From an optimization exercise on the open Yosys and OpenROAD flow, aimed at small area; shortcuts taken in it are not production practice. Function was checked by simulation only, so behaviour that the tests miss may differ from the original. Power and IR drop assume default switching activity.

==> design/flow/run.sh <==
#!/bin/bash
# synth_recipe.tcl (not shown) runs the flow's synth.tcl, then flattens the netlist and writes it again
# the make line also repeats each setting of config.mk as NAME=value (left out here)
make -C /OpenROAD-flow-scripts/flow DESIGN_CONFIG=/design/flow/config.mk WORK_HOME=/design/flow/orfs CLKGATE_MAP_FILE= SYNTH_SCRIPT=/design/flow/synth_recipe.tcl finish
==> design/flow/config.mk <==
export PLATFORM = sky130hd
export DESIGN_NAME = RequestController
export DESIGN_NICKNAME = RequestController
export VERILOG_FILES = /design/flow/design.v
export SDC_FILE = /design/flow/constraint.sdc
export NUM_CORES = 4
export LEC_CHECK = 0
export CAP_MARGIN = 20
export CORE_AREA = 10 10 430 430
export DIE_AREA = 0 0 440 440
export SLEW_MARGIN = 20
==> design/flow/constraint.sdc <==
create_clock -name core_clock -period 10.0 [get_ports {clk}]
set_input_delay 2.0000 -clock core_clock [delete_from_list [all_inputs] [get_ports {clk}]]
set_output_delay 2.0000 -clock core_clock [all_outputs]
set_load 0.01 [all_outputs]
==> design/flow/design.v <==
module RequestController( 
                        input           clk,
                        input           rst,
                        input           af_full,
                        input           wdf_full,
                        input           rdf_valid,
                       input            i_rdf_rd_en,
                       input [2:0]      i_af_cmd_din,
                       input [30:0]     i_addr_din,
                       input            i_af_wr_en,
                       input [127:0]    i_wdf_din,
                       input [15:0]     i_wdf_mask_din,
                       input            i_wdf_wr_en,
                       input            i_stall,
                       input            d_rdf_rd_en,
                       input [2:0]      d_af_cmd_din,
                       input [30:0]     d_addr_din,
                       input            d_af_wr_en,
                       input [127:0]    d_wdf_din,
                       input [15:0]     d_wdf_mask_din,
                       input            d_wdf_wr_en,
                       input            d_stall,
                       input [30:0]     line_addr_din,
                       input            line_af_wr_en,
                       input [127:0]    line_wdf_din,
                       input [15:0]     line_wdf_mask_din,
                       input            line_wdf_wr_en,
                       input [30:0]     bypass_addr_din,
                       input            bypass_af_wr_en,
                       input [127:0]    bypass_wdf_din,
                       input [15:0]     bypass_wdf_mask_din,
                       input            bypass_wdf_wr_en,
                       input [30:0]     filler_addr_din,
                       input            filler_af_wr_en,
                       input [127:0]    filler_wdf_din,
                       input [15:0]     filler_wdf_mask_din,
                       input            filler_wdf_wr_en,
                       input            cmd_rdf_rd_en,
                       input            cmd_af_wr_en,
                       input [30:0]     cmd_addr_din,
                       input            pixel_rdf_rd_en,
                       input            pixel_af_wr_en,
                       input [30:0]     pixel_addr_din,
                       output             rdf_rd_en,
                       output reg [2:0]   af_cmd_din,
                       output reg [30:0]  addr_din,
                       output reg         af_wr_en,
                       output reg [127:0] wdf_din,
                       output reg [15:0]  wdf_mask_din,
                       output reg         wdf_wr_en,
                       output             i_rdf_valid,
                       output             i_af_full,
                       output             i_wdf_full,
                       output             d_rdf_valid,
                       output             d_af_full,
                       output             d_wdf_full,
                       output             line_af_full,
                       output             line_wdf_full,
                       output             bypass_af_full,
                       output             bypass_wdf_full,
                       output             filler_af_full,
                       output             filler_wdf_full,
                       output             pixel_rdf_valid,
                       output             pixel_af_full,
                       output 			cmd_rdf_valid,
                       output 			cmd_af_full
                       );
    localparam NO_ACCESS     = 3'b000;
    localparam D_ACCESS      = 3'b001;
    localparam I_ACCESS      = 3'b010;
    localparam FILLER_ACCESS = 3'b011;
    localparam LINE_ACCESS   = 3'b100;
    localparam PIXEL_ACCESS  = 3'b101;
    localparam BYPASS_ACCESS = 3'b110;
    localparam CMD_ACCESS 	 = 3'b111;
    reg  [2:0]  fifo_access;
    reg [10:0]  icache_req_num;
    reg [1:0]   icache_req_valid;
    reg [10:0]  dcache_req_num;
    reg [1:0]   dcache_req_valid;
    reg [10:0]  cmd_req_num;
    reg [1:0]   cmd_req_valid;
    reg [10:0]  issued_reads;
    reg [11:0]  serviced_reads;  
    wire fetch_issued;
    assign fetch_issued = af_wr_en && af_cmd_din == 3'b001 && !af_full && !wdf_full;
    always @(posedge clk) begin
        if(rst)
            issued_reads <= 11'b0;
        else if(fetch_issued)
            issued_reads <= issued_reads + 11'b1;
        else
            issued_reads <= issued_reads;
        if(rst)
            serviced_reads <= 12'b0;
        else if(rdf_valid)
            serviced_reads <= serviced_reads + 1;
        else
            serviced_reads <= serviced_reads;
        if(rst) begin
            icache_req_num <= 10'b0;
            icache_req_valid <= 2'b0;
        end else if(fifo_access == I_ACCESS && fetch_issued) begin
            icache_req_num <= issued_reads;
            icache_req_valid <= 2'b10;
        end else if(icache_req_num == serviced_reads[11:1] && icache_req_valid != 2'b00 && rdf_valid) begin
            icache_req_num <= icache_req_num;
            icache_req_valid <= icache_req_valid - 1;
        end else begin
            icache_req_num <= icache_req_num;
            icache_req_valid <= icache_req_valid;
        end
        if(rst) begin
            dcache_req_num <= 10'b0;
            dcache_req_valid <= 2'b0;
        end else if(fifo_access == D_ACCESS && fetch_issued) begin
            dcache_req_num <= issued_reads;
            dcache_req_valid <= 2'b10;
        end else if(dcache_req_num == serviced_reads[11:1] && dcache_req_valid != 2'b0 && rdf_valid) begin
            dcache_req_num <= dcache_req_num;
            dcache_req_valid <= dcache_req_valid - 1;
        end else begin
            dcache_req_num <= dcache_req_num;
            dcache_req_valid <= dcache_req_valid;
        end
        if(rst) begin
            cmd_req_num <= 10'b0;
            cmd_req_valid <= 2'b0;
        end else if(fifo_access == CMD_ACCESS && fetch_issued) begin
            cmd_req_num <= issued_reads;
            cmd_req_valid <= 2'b10;
        end else if(cmd_req_num == serviced_reads[11:1] && cmd_req_valid != 2'b0 && rdf_valid) begin
            cmd_req_num <= cmd_req_num;
            cmd_req_valid <= cmd_req_valid - 1;
        end else begin
            cmd_req_num <= cmd_req_num;
            cmd_req_valid <= cmd_req_valid;
        end
    end
    wire i_read, d_read, cmd_read;
    assign i_read = icache_req_valid != 2'b00 && icache_req_num == serviced_reads[11:1];
    assign d_read = dcache_req_valid != 2'b00 && dcache_req_num == serviced_reads[11:1];
    assign cmd_read = cmd_req_valid != 2'b00 && cmd_req_num == serviced_reads[11:1];
    assign rdf_rd_en = i_read ? i_rdf_rd_en :
                       d_read ? d_rdf_rd_en :
                       cmd_read ? cmd_rdf_rd_en:
                       pixel_rdf_rd_en;
    assign i_rdf_valid =  i_read ? rdf_valid : 1'b0;
    assign d_rdf_valid =  d_read ? rdf_valid : 1'b0;
    assign cmd_rdf_valid = cmd_read ? rdf_valid : 1'b0;
    assign pixel_rdf_valid = (i_read || d_read || cmd_read) ? 1'b0 : rdf_valid;
    reg line_reserved;
    reg filler_reserved;
    reg bypass_reserved;
    wire reserved;
    assign reserved = filler_reserved || line_reserved || bypass_reserved;
    always @(posedge clk) begin
        if(rst) 
            line_reserved <= 1'b0;
        else if (fifo_access == LINE_ACCESS && !wdf_full && !af_full) 
            line_reserved <= line_reserved + 1'b1;
        if(rst)
            bypass_reserved <= 1'b0;
        else if(fifo_access == BYPASS_ACCESS && !wdf_full && !af_full)
          bypass_reserved <= 1'b0;
        if(rst)
            filler_reserved <= 1'b0;
        else if(fifo_access == FILLER_ACCESS && !wdf_full && !af_full)
            filler_reserved <= filler_reserved + 1'b1;
    end
    always @(*) begin
        if((i_af_wr_en || i_wdf_wr_en) && !reserved) begin
            fifo_access  = I_ACCESS;
            af_cmd_din   = i_af_cmd_din;
            addr_din     = i_addr_din;
            af_wr_en     = i_af_wr_en && (!wdf_full &&  !af_full);
            wdf_din      = i_wdf_din;
            wdf_mask_din = i_wdf_mask_din;
            wdf_wr_en    = i_wdf_wr_en && (!wdf_full && !af_full);
        end
        else if((d_af_wr_en || d_wdf_wr_en) && !reserved) begin
            fifo_access  = D_ACCESS;
            af_cmd_din   = d_af_cmd_din;
            addr_din     = d_addr_din;
            af_wr_en     = d_af_wr_en && (!wdf_full && !af_full);
            wdf_din      = d_wdf_din;
            wdf_mask_din = d_wdf_mask_din;
            wdf_wr_en    = d_wdf_wr_en && (!wdf_full && !af_full);
        end
        else if((cmd_af_wr_en) && !reserved) begin
            fifo_access  = CMD_ACCESS;
            af_cmd_din   = 3'b001;
            addr_din     = cmd_addr_din;
            af_wr_en     = cmd_af_wr_en && !af_full && !wdf_full;
            wdf_din      = 128'b0;  
            wdf_mask_din = 16'hFFFF;  
            wdf_wr_en    = 1'b0;  
        end
        else if(pixel_af_wr_en && !filler_reserved && !line_reserved && !bypass_reserved) begin
            fifo_access  = PIXEL_ACCESS;
            af_cmd_din   = 3'b001;
            addr_din     = pixel_addr_din;
            af_wr_en     = pixel_af_wr_en && !af_full && !wdf_full;
            wdf_din      = 128'b0;  
            wdf_mask_din = 16'hFFFF;  
            wdf_wr_en    = 1'b0;  
        end
        else if((filler_af_wr_en || filler_wdf_wr_en) && !line_reserved && !bypass_reserved) begin
            fifo_access  = FILLER_ACCESS;
            af_cmd_din   = 3'b000;
            addr_din     = filler_addr_din;
            af_wr_en     = filler_af_wr_en && !wdf_full && !af_full;
            wdf_din      = filler_wdf_din;
            wdf_mask_din = filler_wdf_mask_din;
            wdf_wr_en    = filler_wdf_wr_en && !wdf_full && !af_full;
        end
        else if((line_af_wr_en || line_wdf_wr_en) && !filler_reserved && !bypass_reserved) begin
            fifo_access  = LINE_ACCESS;
            af_cmd_din   = 3'b000;
            addr_din     = line_addr_din;
            af_wr_en     = line_af_wr_en && !wdf_full && !af_full;
            wdf_din      = line_wdf_din;
            wdf_mask_din = line_wdf_mask_din;
            wdf_wr_en    = line_wdf_wr_en && !wdf_full && !af_full;
        end
        else begin 
            fifo_access  = NO_ACCESS;
            af_cmd_din   = i_af_cmd_din;
            addr_din     = i_addr_din;
            af_wr_en     = 1'b0;
            wdf_din      = i_wdf_din;
            wdf_mask_din = i_wdf_mask_din;
            wdf_wr_en    = 1'b0;
        end
    end
    assign i_af_full = fifo_access == I_ACCESS ?  af_full || wdf_full : 1'b1; 
    assign i_wdf_full = fifo_access == I_ACCESS ? wdf_full || af_full : 1'b1;
    assign d_af_full  = fifo_access == D_ACCESS ?  af_full || wdf_full : 1'b1;
    assign d_wdf_full = fifo_access == D_ACCESS ? wdf_full || af_full : 1'b1;
    assign filler_af_full  = fifo_access == FILLER_ACCESS  ? wdf_full || af_full : 1'b1;
    assign filler_wdf_full = fifo_access == FILLER_ACCESS  ? wdf_full || af_full : 1'b1;
    assign line_af_full  = fifo_access == LINE_ACCESS  ? af_full || wdf_full : 1'b1;
    assign line_wdf_full = fifo_access == LINE_ACCESS  ? wdf_full || af_full : 1'b1;
    assign bypass_af_full  = fifo_access == BYPASS_ACCESS  ? af_full || wdf_full : 1'b1;
    assign bypass_wdf_full = fifo_access == BYPASS_ACCESS  ? wdf_full || af_full : 1'b1;
    assign pixel_af_full  = fifo_access == PIXEL_ACCESS  ? af_full || wdf_full : 1'b1;
    assign cmd_af_full  = fifo_access == CMD_ACCESS  ? af_full || wdf_full : 1'b1;
endmodule
==> images/m3.png <==
Scale: 1.5 px per um.
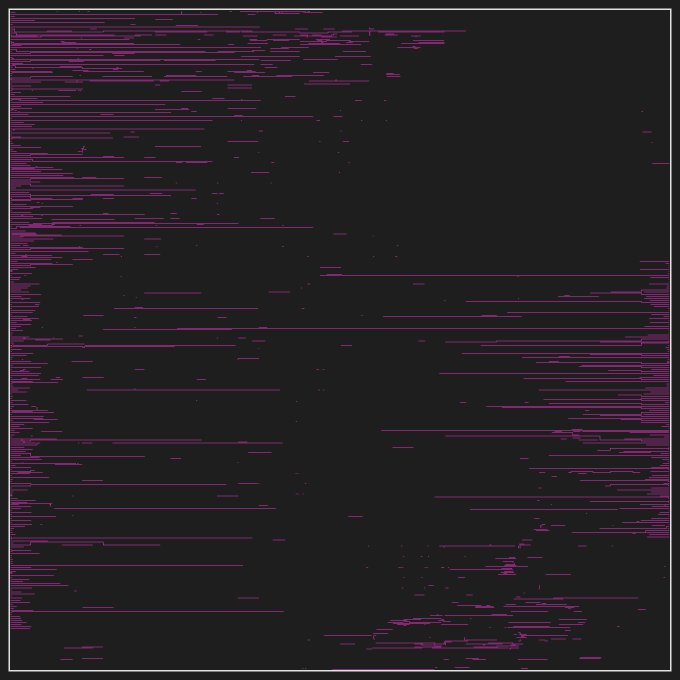
687 nets have wire on it. The layer holds 11% of the routed length. The wires run mostly horizontal.

==> images/congestion_map.png <==
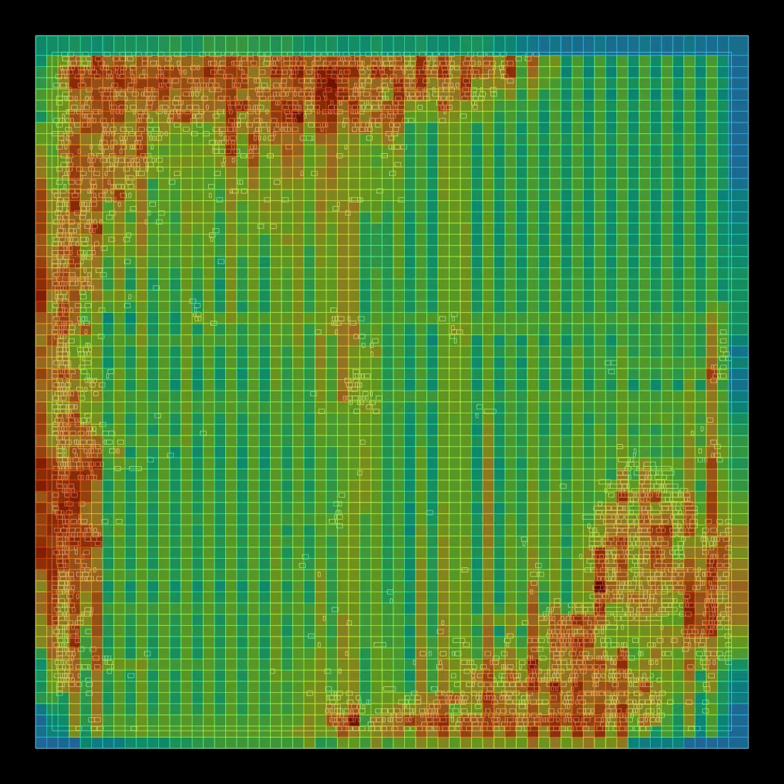
met3 usage: 7.30%
Routed WL per cell: 33.2 um
Global Route Usage Sum: 16.1%

==> images/class_map.png <==
Scale: 1.5 px per um.
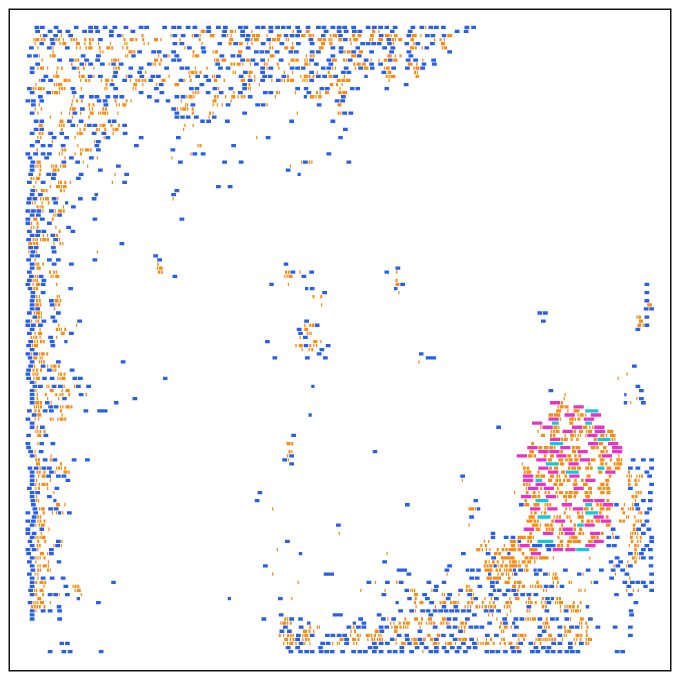
remaining logic cells: shown in orange, cells 1551, share of their area 42%. clock drivers and dummy loads: shown in cyan, cells 16, share of their area 1.7%. sequential cells: shown in magenta, cells 64, share of their area 6.3%. remaining buffers and delay cells: shown in blue, cells 1023, share of their area 50%.

==> images/pinout.png <==
Scale: 1 px per um. Pins as bars across the die edge, other pins in grey.
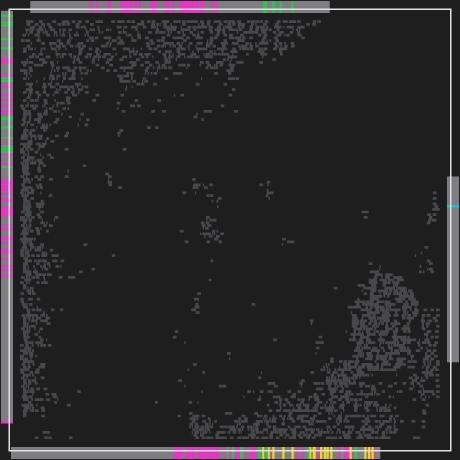
`i_addr_din`: shown in green, pins 31, direction input, edge 15 left, 10 bottom, 6 top. `filler_wdf_din`: shown in magenta, pins 128, direction input, edge 49 bottom, 42 left, 37 top. `rdf_rd_en`: shown in cyan, pins 1, direction output, edge right. `filler_wdf_mask_din`: shown in yellow, pins 16, direction input, edge bottom.

==> reports/metrics.cfg <==
[outcome]
run_status=complete, no violations

[sta]
setup_viol=0
relSlewSlack_pct=27.0
drv_slew=0
fin_crit_sh_pct=76.9

[worst_hold_path]
min_path_cells=2

[route]
drt-total-wl_mm=167
ant_nets=0

[floorplanning]
pin_count=1163
design.die.area_sq_um=194000
initial_core_util_pct=5.93

[clocking]
htree_levels=3
clkSinkCount=64
clockBufferDepth=2

[cells_and_area]
top_register=serviced_reads
mostFrequentLayoutCells=980 x clkdlybuf4s50_1, 503 x nand2_1, 216 x nor2_1, 191 x a21oi_1, 140 x o21ai_0

[setup_path]
cp_data_arrival_time_ps=5690
regToRegSetupSlack_ps=6140
crit_path_end=wdf_din[73]

[global_route]
groute.layer.met2.usage_pct=27.8

[synth]
ys_types=59
ys_seq_elements=64
yosys.area.top_type=nand2_1
syn_inst=1806
synth_area_leaders=nand2_1 18%, dfxtp_1 12%, a311oi_1 11%

[placed_design]
placedCellCount=4978
dpl_cell_area_sq_um=22900

==> stage by stage <==
step	utilization, %	total power, mW
6_report	13.3	1.61
2_1_floorplan	-	0.567
3_5_place_dp	13.0	1.28
5_1_grt	13.2	1.69
4_1_cts	13.2	1.63
3_3_place_gp	13.0	1.28
==> worst reg2reg max path: stages, from the launching register on <==
cell,delay (ps)
dfxtp_1,490
or2_4,570
buf_4,610
buf_4,390
a32oi_1,190
a21boi_1,380
nand3_1,760
mux2i_1,380
==> cells by family after synthesis <==
group | count (synthesis) | synth area share [%]
AOI/OAI and AO/OA | 614 | 38.9
muxes | 34 | 3.29
buffers and inverters | 208 | 7.89
DFF | 64 | 12.3
and+or+nand+nor | 831 | 32.8
adders and majority gates | 5 | 0.600
other | 1 | 0.0360
xor gates and xnor gates | 49 | 4.12
==> area by class of cell <==
type	count	area, sq um
well taps	2340	2930
repair buffers	1023	10200
clock buffers	15	308
fillers	20400	152000
clock inverters	1	30.0
flip-flops and latches	64	1280
inverters	16	60.1
diodes	40	100
multi-input cells	1535	8400
==> power breakdown <==
part | internal (mW) | leakage, nW | switching [mW]
registers | 0.259 | 0.516 | 0.00270
clock network | 0.234 | 0.168 | 0.113
logic | 0.500 | 7.28 | 0.506

[afterwards: timing with drivers on the ports]
No port has a modelled driver above. Below, the same layout with a new extraction and two added sets of constraints.
Step 1: set_driving_cell puts a clkbuf_16 on clk and a buf_2 on each other input, an assumption about the parent block.
Step 2 adds t to the input delays and takes it off the output delays; t is the mean of the earliest and latest rising clock arrival at the registers after step 1. Input paths then give back, and output paths get back, about the clock's delay inside the block.
a / b / c = ideal / step 1 / step 2; a / b = the first two.
t, ns: 0.395
setup WS [ns]: 2.313 / 2.230 / 2.230
clock arrival spread, ns: 0.006 / 0.007
pins driven straight from the clock port: 1
After both steps this run still meets setup and hold. For this run, drivers alone change the setup slack by -0.083 ns; drivers and shift together by -0.083 ns.
